This is an optimization exercise on Yosys and OpenROAD, whose aim is small area and a short achievable clock period, not a production implementation.
Function was checked by simulation only, so behaviour that the tests miss may differ from the original.
Some runs may be left out. An edit can pass the tests and still lose a function that they never use.
No driver is modelled on the clock port, so clocking that relies on it looks cheaper here than on a real chip.

### Met1 routing, run 1

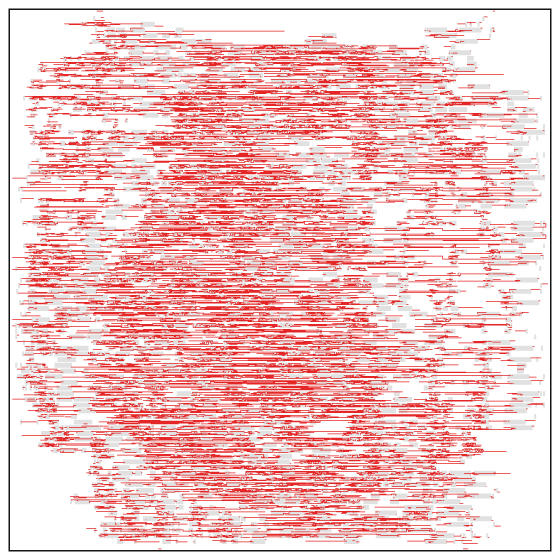
### Metal 2, run 1

The bar under the picture is 100 um long.
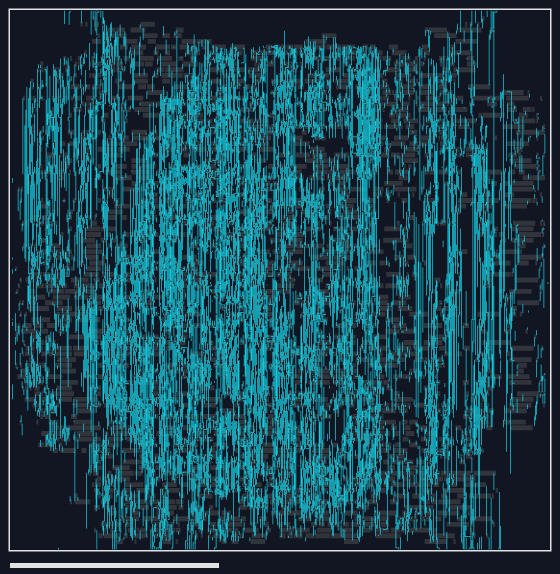
### The metal 3 layer, run 1

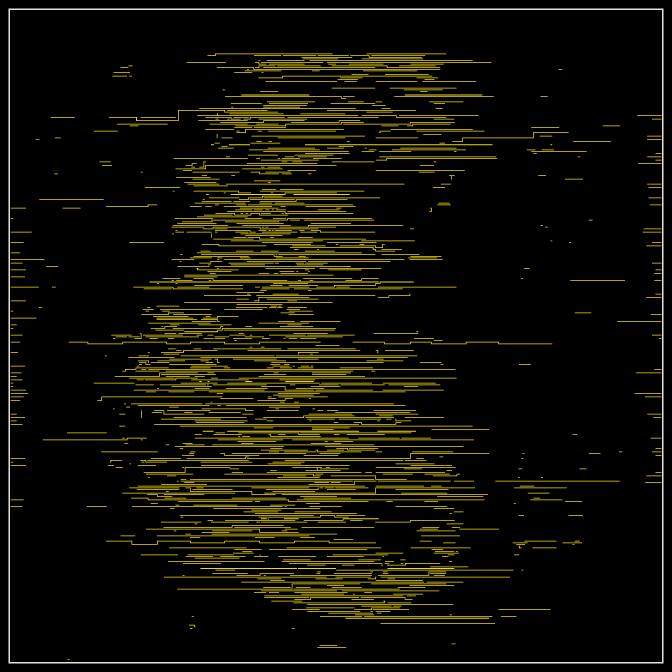
## flow/design.v in outline (module list and top-level ports)
// module FA: 4 lines
// module HA: 4 lines
// module BSEL8: 3 lines
// module BSEL8P: 3 lines
// module PG0: 4 lines
// module BLKP: 4 lines
// module BLKN: 4 lines
// module GRYP: 3 lines
// module GRYN: 3 lines
// module Multiplier: 2587 lines
// module Times3: 523 lines
// module Multiplier_Wrapper: 55 lines
module Multiplier_Wrapper #(parameter N = 32, bits = N-1, prod = 2*bits+1)(
    input clk, rst,  
    input [bits:0] a_in, b_in,  
    output reg [prod:0] p  
    );
  // ...
==> flow/flow/run.sh <==
#!/bin/bash
# Layout flow: the standard ORFS flow (standard.sh, synthesis unchanged) with
#  - every synthesized cell first set to the smallest size of its family
#    (flow/downsize.tcl), so that the repair steps size up only what timing needs;
#  - port buffers of the smallest buffer cell (buf_1) instead of the default pick;
#  - repair_timing asked to leave 14 ns of setup slack. The clock period and all
#    constraints stay the design's own; the margin only makes the repair work harder.
# Each tool's output goes to a log file of its own in this folder.
set -euo pipefail
M=14
R=orfs/results/$FLOW_PLATFORM/Multiplier_Wrapper/base
bash standard.sh SETUP_SLACK_MARGIN=$M synth > synth.log 2>&1
RESULTS=$R LIB=$FLOW_HOME/platforms/$FLOW_PLATFORM/lib/sky130_fd_sc_hd__tt_025C_1v80.lib DONT_USE="" \
  openroad -no_init -exit flow/downsize.tcl > downsize.log 2>&1
bash standard.sh SETUP_SLACK_MARGIN=$M "BUFFER_PORTS_ARGS=-buffer_cell sky130_fd_sc_hd__buf_1" \
  "POST_CTS_TCL=$PWD/flow/skew.tcl" "SKEW_CHAIN=clkdlybuf4s25_1 clkbuf_8"  finish > finish.log 2>&1
==> flow/flow/downsize.tcl <==
# Set every cell to the smallest-area member of its drive-strength family
# (same cell function, e.g. a22oi_2 -> a22oi_1). The later repair steps of the
# flow size up whatever timing needs.
set results $::env(RESULTS)
read_liberty $::env(LIB)
read_db $results/1_synth.odb
set areas [dict create]
foreach lc [get_lib_cells *] {
  dict set areas [get_name $lc] [get_property $lc area]
}
set dont_use [list]
foreach p $::env(DONT_USE) { lappend dont_use $p }
set n 0
foreach inst [get_cells *] {
  set ref [get_property $inst ref_name]
  if { ![regexp {^(sky130_fd_sc_hd__[a-z0-9]+(?:_[a-z0-9]+)*?)_([0-9]+)$} $ref -> fam drv] } { continue }
  set best $ref
  set best_area [dict get $areas $ref]
  foreach cand [dict keys $areas "${fam}_*"] {
    if { ![regexp "^${fam}_\[0-9\]+\$" $cand] } { continue }
    if { [lsearch -exact $dont_use $cand] >= 0 } { continue }
    set a [dict get $areas $cand]
    if { $a < $best_area } { set best $cand; set best_area $a }
  }
  if { $best ne $ref } {
    replace_cell $inst $best
    incr n
  }
}
puts "downsized $n cells"
write_db $results/1_synth.odb
==> flow/flow/skew.tcl <==
set block [ord::get_db_block]
set db [ord::get_db]
set chain $::env(SKEW_CHAIN)
set groups [dict create]
foreach inst [$block getInsts] {
  if { ![regexp {^p\\?\[[0-9]+\\?\]} [$inst getName]] } { continue }
  set it [$inst findITerm CLK]
  if { $it eq "NULL" } { continue }
  set net [$it getNet]
  dict lappend groups [$net getName] $inst
}
set g 0
dict for {netname insts} $groups {
  set net [$block findNet $netname]
  set sx 0
  set sy 0
  foreach inst $insts {
    set bb [$inst getBBox]
    incr sx [expr { ([$bb xMin] + [$bb xMax]) / 2 }]
    incr sy [expr { ([$bb yMin] + [$bb yMax]) / 2 }]
  }
  set n [llength $insts]
  set x [expr { $sx / $n }]
  set y [expr { $sy / $n }]
  set cur $net
  set k 0
  foreach cell $chain {
    set master [$db findMaster sky130_fd_sc_hd__$cell]
    set buf [odb::dbInst_create $block $master "pskew_${g}_${k}"]
    set out [odb::dbNet_create $block "pskew_net_${g}_${k}"]
    $out setSigType CLOCK
    [$buf findITerm A] connect $cur
    [$buf findITerm X] connect $out
    $buf setLocation $x $y
    $buf setPlacementStatus PLACED
    set cur $out
    incr k
  }
  foreach inst $insts {
    set it [$inst findITerm CLK]
    $it disconnect
    $it connect $cur
  }
  puts "skew: leaf net $netname: $n p registers behind [llength $chain] buffers"
  incr g
}
detailed_placement
check_placement -verbose
==> flow/standard.sh <==
#!/bin/bash
# synth_recipe.tcl (not shown) runs the flow's synth.tcl, then flattens the netlist and writes it again
# the make line also repeats each setting of config.mk as NAME=value (left out here)
make -C /OpenROAD-flow-scripts/flow DESIGN_CONFIG=/design/flow/config.mk WORK_HOME=/design/flow/orfs CLKGATE_MAP_FILE= SYNTH_SCRIPT=/design/flow/synth_recipe.tcl "${@:-finish}"
==> flow/config.mk <==
export PLATFORM = sky130hd
export DESIGN_NAME = Multiplier_Wrapper
export DESIGN_NICKNAME = Multiplier_Wrapper
export VERILOG_FILES = /design/flow/design.v
export SDC_FILE = /design/flow/constraint.sdc
export NUM_CORES = 4
export LEC_CHECK = 0
export CAP_MARGIN = 20
export CORE_MARGIN = 2
export CORE_UTILIZATION = 40
export GPL_TIMING_DRIVEN = 1
export SLEW_MARGIN = 20
export SYNTH_HIERARCHICAL = 1
export SYNTH_MINIMUM_KEEP_SIZE = 0
==> flow/constraint.sdc <==
create_clock -name core_clock -period 19.5 [get_ports {clk}]
set_input_delay 3.9000 -clock core_clock [delete_from_list [all_inputs] [get_ports {clk}]]
set_output_delay 3.9000 -clock core_clock [all_outputs]
set_load 0.01 [all_outputs]
==> flow_summary.ini, run 1 <==
[detailed_routing]
first_iter_violations = 3870
route.detailed.drc = 0
avgViaCountPerCell = 6.91
route.antenna.remaining_nets = 0
dr.pass1.iters = 7
route.detailed.wl_per_inst_um = 31.2

[sta]
final_max_slew_viol_count = 0
hold_viol = 0
timing_worst_slew_pin_value_ps = 1060
whs_ps = 847
period_minus_slack_ps = 5420
timing.clock.skew_ps = 425
setup_viol = 0
grt_setup_unrepaired = false
fmax_mhz = 184
timing.slew.headroom_pct = 29.3
setup_total_negative_slack_ps = 0
fin_crit_sh_pct = 27.8

[global_routing]
grt_first_pass_wirelength_mm = 170
global_route.peak_usage_layer = met2
pin_count_of_the_biggest_net_entering_global_routing = 68
number_of_global_route_vias_before_repair = 25700
number_of_antenna_violations_at_the_first_check_in_global_routing = 3
gr-usage-all-layers_pct = 33.9
globalRouteOverflowTotal = 0

[synthesis]
post_synth.cell_area_avg_um2 = 9.99
synthCells = 2591
cell_area_synth_um2 = 25900
ys.warnings.count = 7

[finish]
largest_register_ff_count = 64
final_layout_size_suffix_gt1_share_pct = 10.0
area_delta_synth_final_pct = 14.0
finalNetCount = 3329

[place]
buffer_ports.inserted = 129
dpl.hpwl_mm = 77.6
finalWeightedCongestion = 0.966

[worst_setup_path]
critical_path.endpoint_type = flop
cp_data_arrival_time_ps = 5840
worst-setup-path-type = primary input to flop
maximum_net_fanout_on_the_critical_path = 4
reg2reg_depth = 16
worst_ep_required_time_ps = 19920
start_kind = primary input
setup.reg_to_reg.worst_slack_ps = 14200

[clocking]
clkTransAtPathRegs_ps = 80
cts.sinks = 184
tritoncts = built
clk-insertion-delay-late_ps = 910

[hold_path]
worst_hold_path.num_cells = 2
holdCritPathClass = flop to flop

[die]
die_area_um2 = 66800
die_w_um = 258
floorplan.initialDensity_pct = 40.3
rows = 93
placeableCoreArea_um2 = 64200
floorplan.die.height_um = 258
design.portCount = 130

[job]
drv_cap = 0

[outcome]
outcome = no timing/DRC/antenna violations
## Picture notes: 'Met1 routing'
share of all routed wire: 39%
longest straight run: 75.0 um
nets with wire on the layer: 3044
overall routed net length: 115 mm
routed via count: 25400
met1 usage: 43.5%

## Picture notes: 'Metal 2'
main direction: vertical
share of all routed wire: 42%
nets with wire on the layer: 2710
M2 GR Usage: 49.3%

## Picture notes: 'The metal 3 layer'
share of all routed wire: 14%
wire length on this layer: 16100 um
longest straight run: 121 um
main direction: horizontal
nets with wire on the layer: 405
met3 usage: 13.4%

## run 1: worst max-delay path, stage by stage
cell and delay [ps]:
buf_1 100, ha_1 370, a21oi_1 220, o21ai_1 220, a21oi_2 360, o21ai_1 190
a21oi_1 300, xnor2_1 170
## run 1: cells in the final DEF, fill, tap and decap left out, drive strengths merged, types with 5 or more instances in the layout
master,count
a211oi,5
a21oi,187
a221oi,300
a222oi,22
a22o,302
a22oi,80
and3,11
and3b,5
buf,201
clkbuf,25
clkdlybuf4s25,7
conb,10
dfxtp,120
edfxtp,64
fa,277
ha,176
inv,92
mux2,7
mux2i,16
nand2,158
nand2b,9
nand4b,5
nor2,108
nor2b,15
nor3,18
o21ai,130
xnor2,403
xor2,43
## run 1: per-layer routing
layer | vias to the layer above | share of wire, % | wire, um
li1 | 10600 | - | -
met1 | 12400 | 39 | 44400
met2 | 1996 | 42 | 47900
met3 | 461 | 14 | 16100
met4 | 4 | 5.4 | 6240
met5 | - | 0.075 | 86
## run 1: per-stage QoR
stage | instance area [um^2] | cells | util [%] | worst slack [ps]
after floorplan | 25900 | 2600 | - | 14020
after global placement | 27900 | 3615 | 43.4 | 12640
after detailed placement | 27900 | 3615 | 43.4 | 12920
after global routing | 29500 | 3678 | 46.0 | 14000
final | 29500 | 3680 | 46.0 | 14080
## run 1: cell type report, without the clock buffers
cell class / count / area (um^2)
antenna: 2 / 5.00
sequential: 184 / 4490
inverter: 84 / 315
buffer: 14 / 166
multi-input combinational: 2307 / 21700
tap: 855 / 1070
clock inverter: 15 / 198
fill: 6252 / 34700
timing repair buffer: 202 / 1120
--- run 2 (diff from run 1) ---
--- a/flow/config.mk
+++ b/flow/config.mk
@@ -8,7 +8,6 @@
 export CAP_MARGIN = 20
 export CORE_MARGIN = 2
 export CORE_UTILIZATION = 40
-export GPL_TIMING_DRIVEN = 1
 export SLEW_MARGIN = 20
 export SYNTH_HIERARCHICAL = 1
 export SYNTH_MINIMUM_KEEP_SIZE = 0
### Clock nets, run 2

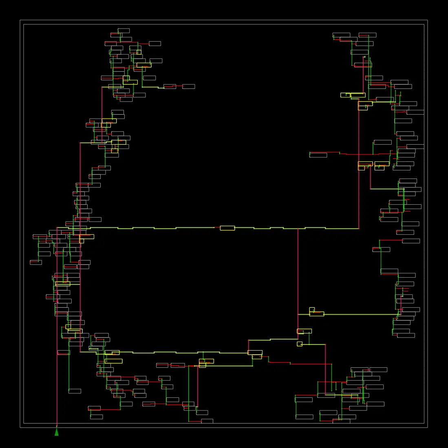
sink count of the clock tree: 184
setup clock skew after layout: 425 ps
number of flip-flops and latches: 184

### Congestion heat map, run 2

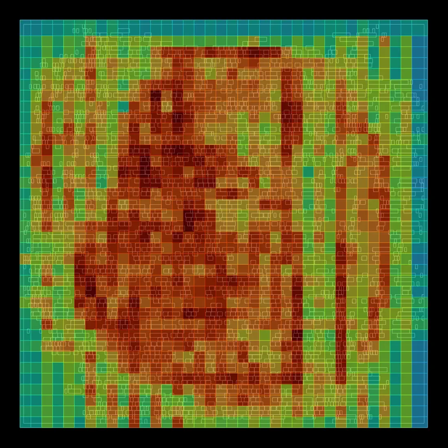
overall fraction of global-route tracks in use: 33.9%
per-cell routed wire length: 31.2 um
busiest layer in global routing: met2
final cell utilization of the core: 46.0%

==> run 2 against run 1 <==
Effect of this change: via count is the same; synthesized cell count is the same; cell count is the same; setup slack is the same; critical path type unchanged; highest routed layer unchanged.
==> flow_summary.ini, run 2 <==
[worst_setup_path]
cp_top_family = compound AO/OA/AOI/OAI gates
slowest_stage_cell_cp = ha_1
critical_path_depth = 8
reg2reg_depth = 16
maximum_net_fanout_on_the_critical_path = 4
worst_ep_required_time_ps = 19920
crit_path_cell_trace = buf_1 > ha_1 > a21oi_1 > o21ai_1 > a21oi_2 > o21ai_1 > a21oi_1 > xnor2_1
setup.reg_to_reg.worst_slack_ps = 14200
start_kind = primary input
cp_data_arrival_time_ps = 5840
worst-setup-path-type = primary input to flop
cp_slowest_stage_delay_ps = 370
cp.buffers_inverters = 1
critical_path.endpoint_type = flop

[detailed_routing]
route.detailed.drc = 0
routed_via_count = 25400
first_iter_violations = 3870
dr.pass1.iters = 7
route.antenna.remaining_nets = 0
totalWireLength_mm = 115
avgViaCountPerCell = 6.91

[sta]
setup_viol = 0
fmax_mhz = 184
hold_viol = 0
timing_worst_slew_pin_value_ps = 1060
fin_crit_sh_pct = 27.8
period_minus_slack_ps = 5420
grt_setup_unrepaired = false
final_max_slew_viol_count = 0
setup_total_negative_slack_ps = 0
timing.slew.headroom_pct = 29.3
whs_ps = 847
worst_slack_setup_final_ps = 14080

[hold_path]
holdCritPathClass = flop to flop
worst_hold_path.num_cells = 2

[place]
pre_cts_slack_ps = 12920
dpl.hpwl_mm = 77.6
buffer_ports.inserted = 129
placed_cell_area_um2 = 27900
finalWeightedCongestion = 0.966

[global_routing]
globalRouteOverflowTotal = 0
number_of_antenna_violations_at_the_first_check_in_global_routing = 3
grt_first_pass_wirelength_mm = 170
pin_count_of_the_biggest_net_entering_global_routing = 68
number_of_global_route_vias_before_repair = 25700

[synthesis]
cell_area_synth_um2 = 25900
ys.warnings.count = 7
synthCells = 2591
post_synth.cell_area_avg_um2 = 9.99

[finish]
final_layout_size_suffix_gt1_share_pct = 10.0
final_cell_area_um2 = 29500
finalNetCount = 3329
area_delta_synth_final_pct = 14.0
leading_cell_type_in_the_layout_fill_and_taps_excluded = xnor2_1
num-fill-cells = 6252
largest_register_ff_count = 64
layout.cells.most_common_list = xnor2_1, a22o_1, a221oi_1

[outcome]
outcome = no timing/DRC/antenna violations

[die]
floorplan.initialDensity_pct = 40.3
floorplan.die.height_um = 258
placeableCoreArea_um2 = 64200
design.portCount = 130
die_area_um2 = 66800
rows = 93
die_w_um = 258

[clocking]
tritoncts = built
clkTransAtPathRegs_ps = 80
clk-insertion-delay-late_ps = 910

[job]
drv_cap = 0
### Met4 routing, run 2

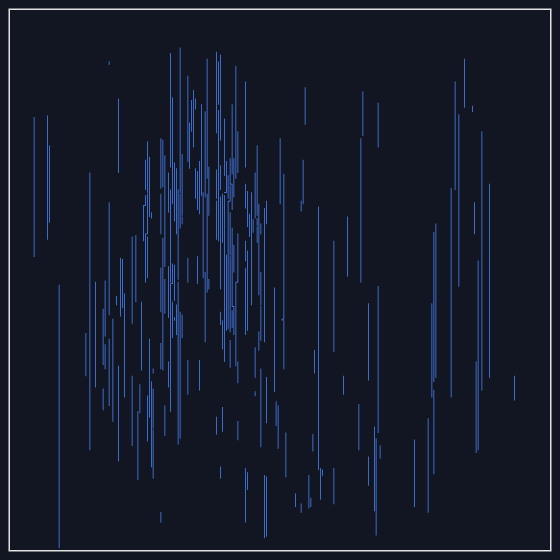
nets with wire on the layer: 129
main direction: vertical
share of all routed wire: 5.4%
longest straight run: 133 um

## run 2: cell counts in the layout (fill, tap and decap cells not counted)
No cell type changed its count.
## run 2: cell type report, without the clock buffers
cell class,instances,area [um^2],share of cell area (%)
Sequential cell,184,4490,15.2
Clock inverter,15,198,0.670
Multi-Input combinational cell,2307,21700,73.6
Tap cell,855,1070,3.62
Timing Repair Buffer,202,1120,3.78
Antenna cell,2,5.00,0.0170
Inverter,84,315,1.07
Buffer,14,166,0.564
## run 2: per-stage QoR
stage / utilization (%) / cells
after global routing: 46.0 / 3678
after detailed placement: 43.4 / 3615
after floorplan: - / 2600
final: 46.0 / 3680
after global placement: 43.4 / 3615
## run 2: per-layer routing
metal  part of all wire [%]  wire length [um]  track usage (%)
met5                  0.075                86            0.855
met4                    5.4              6240             17.2
met3                     14             16100             13.4
met2                     42             47900             49.3
met1                     39             44400             43.5
## run 2: tightest hold or removal path, stage by stage (launching register included)
cell     delay, ps
dfxtp_2        320
buf_4          330
ha_1           450
--- run 3 (diff from run 2) ---
--- a/flow/config.mk
+++ b/flow/config.mk
@@ -8,6 +8,7 @@
 export CAP_MARGIN = 20
 export CORE_MARGIN = 2
 export CORE_UTILIZATION = 40
+export PLACE_DENSITY = 0.72
 export SLEW_MARGIN = 20
 export SYNTH_HIERARCHICAL = 1
 export SYNTH_MINIMUM_KEEP_SIZE = 0
### Met4 routing, run 3

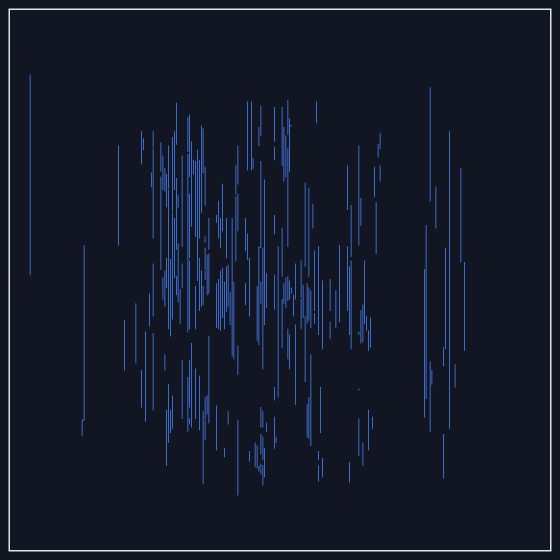
share of all routed wire: 4.9%
wire length on this layer: 5140 um
nets with wire on the layer: 131
overall routed net length: 104 mm
routed via count: 25400

### Congestion heat map, run 3

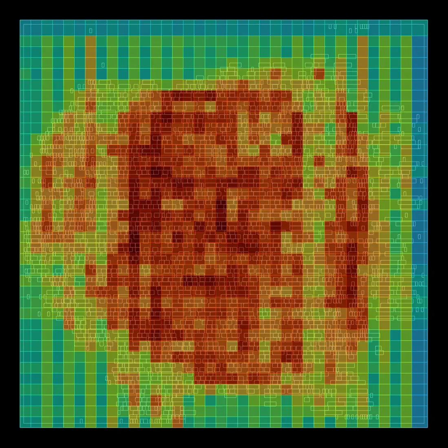
per-cell routed wire length: 28.2 um
final cell utilization of the core: 45.4%
met1 usage: 38.7%

### Clock nets, run 3

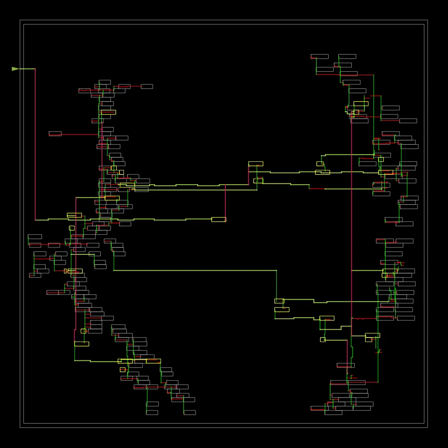
setup clock skew after layout: 426 ps

==> run 3 against run 2 <==
Effect of this change: critical endpoint is now t[26]$_DFF_P_; first-iteration DRC count increased by 7.6%; largest cell class unchanged; critical path type unchanged; hold slack got worse by 28 ps; critical path depth unchanged.
==> flow_summary.ini, run 3 <==
[synthesis]
post_synth.cell_area_avg_um2 = 9.99
ys.warnings.count = 7
synthCells = 2591
cell_area_synth_um2 = 25900

[clocking]
tritoncts = built
clk-insertion-delay-late_ps = 920
clkTransAtPathRegs_ps = 80
cts.sinks = 184

[worst_setup_path]
worst-setup-path-type = primary input to flop
cp_data_arrival_time_ps = 5730
setup.reg_to_reg.worst_slack_ps = 14160
start_kind = primary input
critical_path.endpoint_type = flop
worst_ep_required_time_ps = 19870
reg2reg_depth = 16
maximum_net_fanout_on_the_critical_path = 4

[place]
finalWeightedCongestion = 1.01
dpl.hpwl_mm = 69.2
buffer_ports.inserted = 129

[hold_path]
worst_hold_path.num_cells = 4
holdCritPathClass = flop to flop

[global_routing]
gr-usage-all-layers_pct = 30.5
grt_first_pass_wirelength_mm = 156
globalRouteOverflowTotal = 0
pin_count_of_the_biggest_net_entering_global_routing = 67
number_of_antenna_violations_at_the_first_check_in_global_routing = 3
number_of_global_route_vias_before_repair = 25000

[sta]
fin_crit_sh_pct = 27.5
period_minus_slack_ps = 5360
setup_viol = 0
timing.slew.headroom_pct = 34.9
timing_worst_slew_pin_value_ps = 977
setup_total_negative_slack_ps = 0
grt_setup_unrepaired = false
whs_ps = 820
hold_viol = 0
final_max_slew_viol_count = 0
fmax_mhz = 186

[detailed_routing]
avgViaCountPerCell = 6.89
route.detailed.drc = 0
dr.pass1.iters = 10
first_iter_violations = 4164
route.antenna.remaining_nets = 0

[finish]
area_delta_synth_final_pct = 12.7
final_layout_size_suffix_gt1_share_pct = 7.73
finalNetCount = 3340
largest_register_ff_count = 64
leading_cell_type_in_the_layout_fill_and_taps_excluded = xnor2_1
layout.cells.most_common_list = xnor2_1, a22o_1, a221oi_1

[die]
floorplan.die.height_um = 258
placeableCoreArea_um2 = 64200
die_area_um2 = 66800
design.portCount = 130
rows = 93
die_w_um = 258
floorplan.initialDensity_pct = 40.3

[job]
drv_cap = 0

[outcome]
outcome = no timing/DRC/antenna violations
## run 3: layer usage
layer,global-route usage [%],vias to the layer above,part of all wire (%)
li1,-,10600,-
met2,45.0,2229,41
met5,1.14,-,0.14
met1,38.7,12100,37
met3,13.4,494,16
met4,13.0,8,4.9
## run 3: critical path, cell delays in order
cell and delay (ps):
buf_1 210, ha_1 330, a21oi_1 260, o21ai_0 240, a21oi_1 230, o21ai_0 110
a21oi_1 290, xnor2_1 160
## run 3: final cells by class, without the clock buffers
class                      instances  area (um^2)
timing repair buffer             211         1180
fill                            6232        35100
clock inverter                    13          133
sequential                       184         4430
antenna                            1         2.50
inverter                          84          315
multi-input combinational       2307        21400
tap                              855         1070
buffer                            16          190
## run 3: through the flow
| stage | utilization [%] | cells | instance area [um^2] | setup slack, ps |
|---|---|---|---|---|
| finish | 45.4 | 3689 | 29200 | 14140 |
| global route | 45.4 | 3688 | 29200 | 14010 |
| detailed placement | 43.6 | 3633 | 28000 | 13350 |
| global placement | 43.6 | 3633 | 28000 | 13320 |
| floorplan | - | 2600 | 25900 | 14020 |
--- run 4 (diff from run 3) ---
--- a/flow/flow/run.sh
+++ b/flow/flow/run.sh
@@ -3,11 +3,11 @@
 #  - every synthesized cell first set to the smallest size of its family
 #    (flow/downsize.tcl), so that the repair steps size up only what timing needs;
 #  - port buffers of the smallest buffer cell (buf_1) instead of the default pick;
-#  - repair_timing asked to leave 14 ns of setup slack. The clock period and all
+#  - repair_timing asked to leave 13.8 ns of setup slack. The clock period and all
 #    constraints stay the design's own; the margin only makes the repair work harder.
 # Each tool's output goes to a log file of its own in this folder.
 set -euo pipefail
-M=14
+M=13.8
 R=orfs/results/$FLOW_PLATFORM/Multiplier_Wrapper/base
 bash standard.sh SETUP_SLACK_MARGIN=$M synth > synth.log 2>&1
 RESULTS=$R LIB=$FLOW_HOME/platforms/$FLOW_PLATFORM/lib/sky130_fd_sc_hd__tt_025C_1v80.lib DONT_USE="" \
--- a/flow/config.mk
+++ b/flow/config.mk
@@ -8,7 +8,6 @@
 export CAP_MARGIN = 20
 export CORE_MARGIN = 2
 export CORE_UTILIZATION = 40
-export PLACE_DENSITY = 0.72
 export SLEW_MARGIN = 20
 export SYNTH_HIERARCHICAL = 1
 export SYNTH_MINIMUM_KEEP_SIZE = 0
### Clock nets, run 4

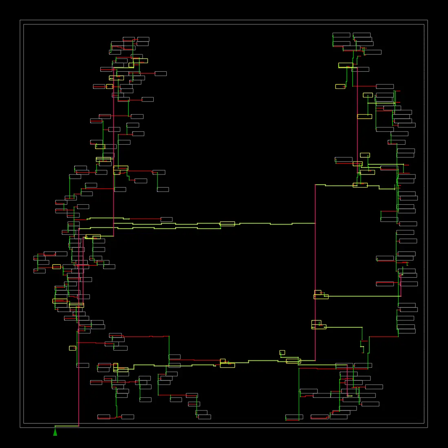
Clock Latency Late Sink: 920 ps
setup clock skew after layout: 428 ps

### Metal 2, run 4

The bar under the picture is 100 um long.
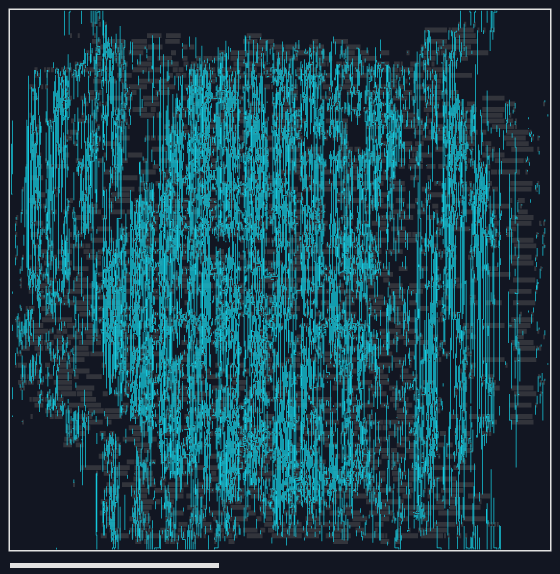
main direction: vertical
nets with wire on the layer: 2674
wire length on this layer: 46.7 mm
share of all routed wire: 42%
overall routed net length: 111 mm
routed via count: 25000
M2 GR Usage: 48.6%

==> run 4 against run 3 <==
Effect of this change: critical endpoint is now t[17]$_DFF_P_; flip-flop and latch count is the same; hold slack better by 13 ps; via count decreased by 1.5%; clock skew grew 2.8 ps; critical path type unchanged; setup slack worse by 260 ps; core utilization decreased by 0.31 points.
==> flow_summary.ini, run 4 <==
[detailed_routing]
route.detailed.wl_per_inst_um = 30.2
first_iter_violations = 3712
route.antenna.remaining_nets = 0
dr.pass1.iters = 9
route.detailed.drc = 0
avgViaCountPerCell = 6.80

[place]
placed_cell_area_um2 = 28000
finalWeightedCongestion = 1.03
buffer_ports.inserted = 129
dpl.hpwl_mm = 76.3
pre_cts_slack_ps = 13040

[sta]
fmax_mhz = 178
period_minus_slack_ps = 5630
final_max_slew_viol_count = 0
fin_crit_sh_pct = 28.9
timing_worst_slew_pin_value_ps = 1050
setup_total_negative_slack_ps = 0
worst_slack_setup_final_ps = 13870
setup_viol = 0
timing.slew.headroom_pct = 30.3
hold_viol = 0
grt_setup_unrepaired = false

[finish]
postLayoutCoreUtil_pct = 45.1
finalNetCount = 3328
layout.cells.most_common_list = xnor2_1, a22o_1, a221oi_1
diodes = 0
final_cell_area_um2 = 29000
largest_register_ff_count = 64
leading_cell_type_in_the_layout_fill_and_taps_excluded = xnor2_1
num-fill-cells = 6294
area_delta_synth_final_pct = 11.9
final_layout_size_suffix_gt1_share_pct = 7.34

[die]
design.portCount = 130
die_w_um = 258
placeableCoreArea_um2 = 64200
rows = 93
die_area_um2 = 66800
floorplan.initialDensity_pct = 40.3
floorplan.die.height_um = 258

[synthesis]
ys.warnings.count = 7
cell_area_synth_um2 = 25900
synthCells = 2591
post_synth.cell_area_avg_um2 = 9.99

[job]
drv_cap = 0

[global_routing]
grt_first_pass_wirelength_mm = 165
gr-usage-all-layers_pct = 32.8
number_of_global_route_vias_before_repair = 25100
globalRouteOverflowTotal = 0
number_of_antenna_violations_at_the_first_check_in_global_routing = 0
pin_count_of_the_biggest_net_entering_global_routing = 71

[worst_setup_path]
cp_top_family = compound AO/OA/AOI/OAI gates
maximum_net_fanout_on_the_critical_path = 4
critical_path_depth = 7
worst-setup-path-type = primary input to flop
cp.buffers_inverters = 1
worst_ep_required_time_ps = 19880
setup.reg_to_reg.worst_slack_ps = 13930
reg2reg_depth = 17
critical_path.endpoint_type = flop
slowest_stage_cell_cp = a21oi_1
start_kind = primary input
cp_data_arrival_time_ps = 6010
cp_slowest_stage_delay_ps = 390
crit_path_cell_trace = buf_1 > ha_1 > a21oi_1 > o21ai_1 > a21oi_2 > o21ai_0 > xor2_1

[hold_path]
holdCritPathClass = flop to flop
worst_hold_path.num_cells = 2

[clocking]
tritoncts = built
cts.sinks = 184
clkTransAtPathRegs_ps = 90

[outcome]
outcome = no timing/DRC/antenna violations
### Met4 routing, run 4

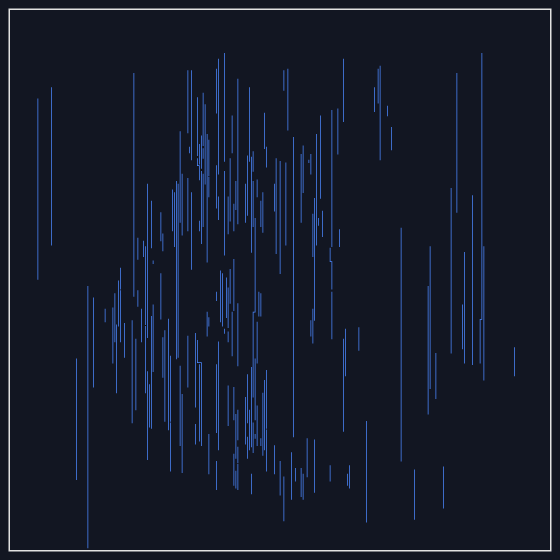
share of all routed wire: 5.1%
wire length on this layer: 5700 um
longest straight run: 144 um
nets with wire on the layer: 130
main direction: vertical

-- run 4: worst min-delay path, cell delays in order, from the launching register on --
cell and delay [ps]:
dfxtp_2 320, buf_4 340, ha_1 450
-- run 4: layout make-up, without the clock buffers --
type | instances | area [um^2] | share of cell area [%]
buffer | 14 | 166 | 0.574
clock inverter | 14 | 176 | 0.609
multi-input combinational | 2307 | 21400 | 73.7
timing repair buffer | 201 | 1040 | 3.59
sequential | 184 | 4400 | 15.2
inverter | 84 | 315 | 1.09
tap | 855 | 1070 | 3.69
-- run 4: layer usage --
metal	share of wire [%]	wire length, um	track usage [%]	up-vias
met5	0.043	48	0.499	-
met4	5.1	5700	14.4	2
met3	14	15500	12.9	447
met2	42	46700	48.6	1913
met1	39	43200	42.1	12100
li1	-	-	-	10600
-- run 4: stage by stage --
| stage | hold slack [ps] | instances |
|---|---|---|
| after floorplan | 1060 | 2600 |
| after global placement | 1210 | 3630 |
| after detailed placement | 1200 | 3630 |
| after global routing | 837 | 3677 |
| final | 833 | 3677 |
--- run 5 (diff from run 4) ---
--- a/flow/flow/run.sh
+++ b/flow/flow/run.sh
@@ -3,11 +3,11 @@
 #  - every synthesized cell first set to the smallest size of its family
 #    (flow/downsize.tcl), so that the repair steps size up only what timing needs;
 #  - port buffers of the smallest buffer cell (buf_1) instead of the default pick;
-#  - repair_timing asked to leave 13.8 ns of setup slack. The clock period and all
+#  - repair_timing asked to leave 14.1 ns of setup slack. The clock period and all
 #    constraints stay the design's own; the margin only makes the repair work harder.
 # Each tool's output goes to a log file of its own in this folder.
 set -euo pipefail
-M=13.8
+M=14.1
 R=orfs/results/$FLOW_PLATFORM/Multiplier_Wrapper/base
 bash standard.sh SETUP_SLACK_MARGIN=$M synth > synth.log 2>&1
 RESULTS=$R LIB=$FLOW_HOME/platforms/$FLOW_PLATFORM/lib/sky130_fd_sc_hd__tt_025C_1v80.lib DONT_USE="" \
--- a/flow/config.mk
+++ b/flow/config.mk
@@ -8,6 +8,7 @@
 export CAP_MARGIN = 20
 export CORE_MARGIN = 2
 export CORE_UTILIZATION = 40
+export PLACE_DENSITY = 0.72
 export SLEW_MARGIN = 20
 export SYNTH_HIERARCHICAL = 1
 export SYNTH_MINIMUM_KEEP_SIZE = 0
==> run 5 against run 4 <==
Effect of this change: setup slack improved by 200 ps; fmax increased by 3.6%; synthesized cell count stayed put; register-to-register slack better by 240 ps; first-iteration DRC count rose by 12%; routed wire length decreased by 5.5%; global-route usage shrank 1.7 points; highest routed layer unchanged; clock skew grew 21 ps; largest cell class unchanged; critical path type is now flop to primary output; cell count rose by 0.27%.
==> flow_summary.ini, run 5 <==
[hold_path]
worst_hold_path.num_cells = 2
holdCritPathClass = flop to flop

[detailed_routing]
met2RoutedLength_mm = 42.4
avgViaCountPerCell = 6.84
detail_route.wirelength.met1_mm = 39.7
route.antenna.remaining_nets = 0
dr.pass1.iters = 10
route.detailed.drc = 0
top_layer = met5
met3RoutedLength_mm = 17.5
first_iter_violations = 4143

[worst_setup_path]
slowest_stage_cell_cp = edfxtp_1
cp_top_family = flip-flops
crit_path_cell_trace = clkbuf_2
setup.reg_to_reg.worst_slack_ps = 14170
worst-setup-path-type = flop to primary output
reg2reg_depth = 16
critical_path.endpoint_type = primary output
start_kind = flop
critical_path_depth = 1
maximum_net_fanout_on_the_critical_path = 1
cp_data_arrival_time_ps = 1530
worst_ep_required_time_ps = 15600
cp_slowest_stage_delay_ps = 430
cp.buffers_inverters = 1

[synthesis]
synthCells = 2591
cell_area_synth_um2 = 25900
post_synth.cell_area_avg_um2 = 9.99
ys.warnings.count = 7

[sta]
setup_total_negative_slack_ps = 0
grt_setup_unrepaired = true
timing.slew.headroom_pct = 27.5
worst_slack_setup_final_ps = 14070
hold_viol = 0
setup_viol = 0
period_minus_slack_ps = 5430
fmax_mhz = 184
timing_worst_slew_pin_value_ps = 1090
timing.clock.skew_ps = 450
fin_crit_sh_pct = 27.9
final_max_slew_viol_count = 0

[die]
rows = 93
die_area_um2 = 66800
floorplan.die.height_um = 258
placeableCoreArea_um2 = 64200
die_w_um = 258
floorplan.initialDensity_pct = 40.3
design.portCount = 130

[place]
buffer_ports.inserted = 129
finalWeightedCongestion = 0.999
pre_cts_slack_ps = 13370
dpl.hpwl_mm = 70.4

[clocking]
clk-insertion-delay-late_ps = 950
clkTransAtPathRegs_ps = 80
tritoncts = built
cts.sinks = 184

[outcome]
outcome = no timing/DRC/antenna violations

[finish]
layout.cells.most_common_list = xnor2_1, a22o_1, a221oi_1, fa_1, ha_1
largest_register_ff_count = 64
area_delta_synth_final_pct = 14.6
leading_cell_type_in_the_layout_fill_and_taps_excluded = xnor2_1
final_layout_size_suffix_gt1_share_pct = 11.2
finalNetCount = 3338
diodes = 0

[global_routing]
gr-usage-all-layers_pct = 31.0
pin_count_of_the_biggest_net_entering_global_routing = 69
number_of_antenna_violations_at_the_first_check_in_global_routing = 0
number_of_global_route_vias_before_repair = 24900
globalRouteOverflowTotal = 0
grt_first_pass_wirelength_mm = 158

[job]
drv_cap = 0
## run 5: worst min-delay path: cells and delay by family (launching register included)
kind,cells,cell delay (ps)
adders and majority gates,1,380
buffers and inverters,1,240
DFF,1,320
## run 5: area by class of cell, without the clock buffers
cell class	instances	area, um^2
Clock inverter	14	156
Tap cell	855	1070
Fill cell	6184	34600
Inverter	84	315
Buffer	16	190
Sequential cell	184	4450
Multi-Input combinational cell	2307	21800
Timing Repair Buffer	209	1220
## run 5: stage by stage
stage | hold WS (ps) | instances | instance area (um^2) | utilization [%]
after global placement | 1160 | 3626 | 27900 | 43.5
after global routing | 682 | 3687 | 29700 | 46.2
after detailed placement | 1160 | 3626 | 27900 | 43.5
final | 701 | 3687 | 29700 | 46.2
after floorplan | 1050 | 2600 | 25900 | -
## run 5: layer usage
| layer | GRT usage (%) | vias up |
|---|---|---|
| li1 | - | 10600 |
| met1 | 39.3 | 12000 |
| met2 | 44.4 | 2097 |
| met3 | 15.8 | 531 |
| met4 | 12.7 | 4 |
| met5 | 0.641 | - |
### Met1 routing, run 5

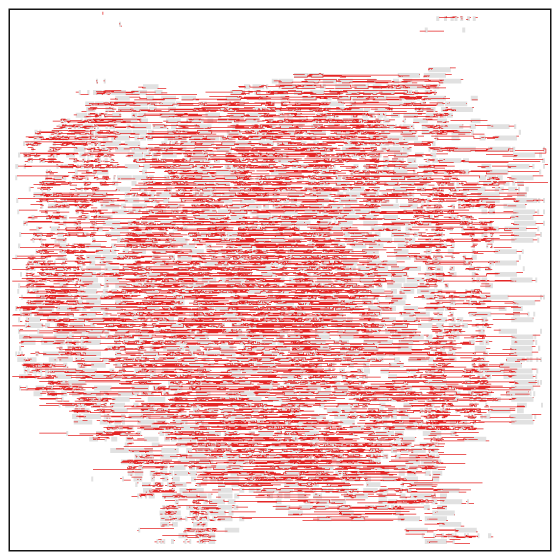
wire length on this layer: 39.7 mm
share of all routed wire: 38%
met1 usage: 39.3%
overall routed net length: 105 mm
routed via count: 25200

### Congestion heat map, run 5

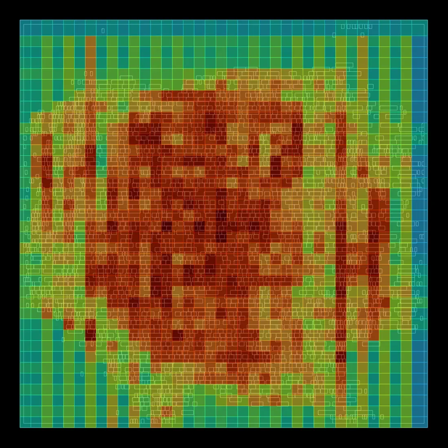
M2 GR Usage: 44.4%
final cell utilization of the core: 46.2%
per-cell routed wire length: 28.5 um

### Metal 2, run 5

The bar under the picture is 100 um long.
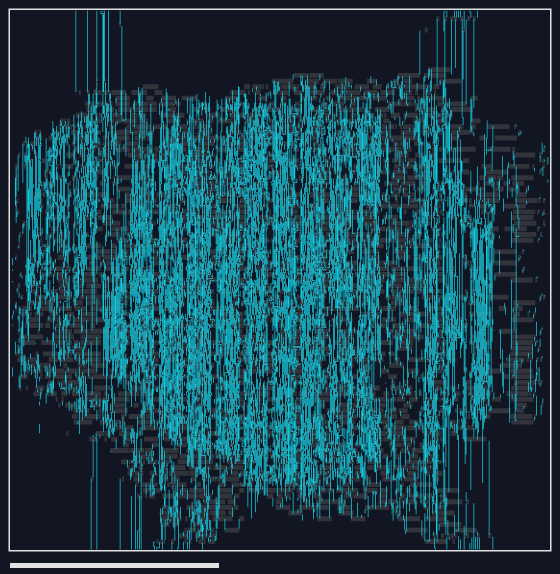
share of all routed wire: 40%
nets with wire on the layer: 2700

-- port drivers added, routing unchanged --
Ports are ideal in the flow. The routed layouts listed here were re-timed in OpenROAD.
Step 1 (the two cells are an assumption about what drives the block):
set clk [get_ports {clk}]
set_driving_cell -lib_cell sky130_fd_sc_hd__clkbuf_16 $clk
set_driving_cell -lib_cell sky130_fd_sc_hd__buf_2 [delete_from_list [all_inputs] $clk]
Step 2, shift: input delay + t, output delay - t, t = (earliest + latest rising clock arrival at the registers) / 2. This alone moves slack from input paths to output paths.
Three values: ideal ports, drivers, drivers and shift; two values: the first two.
| run | t, ns | setup slack, ns | clock arrival spread, ns | pins driven straight from the clock port |
|---|---|---|---|---|
| run 1 | 0.760 | 14.079 / 14.070 / 13.358 | 0.425 / 0.425 | 1 |
| run 2 | 0.760 | 14.079 / 14.070 / 13.358 | 0.425 / 0.425 | 1 |
| run 3 | 0.764 | 14.135 / 14.077 / 13.408 | 0.425 / 0.426 | 1 |
| run 4 | 0.765 | 13.872 / 13.911 / 13.146 | 0.428 / 0.428 | 1 |
| run 5 | 0.783 | 14.069 / 14.009 / 13.355 | 0.450 / 0.450 | 1 |
In every run listed the clock reaches the registers at very different times; t lies between them, and the last value is a rough guide only. For run 3, which loses most, drivers alone change the setup slack by -0.058 ns; drivers and shift together by -0.727 ns.
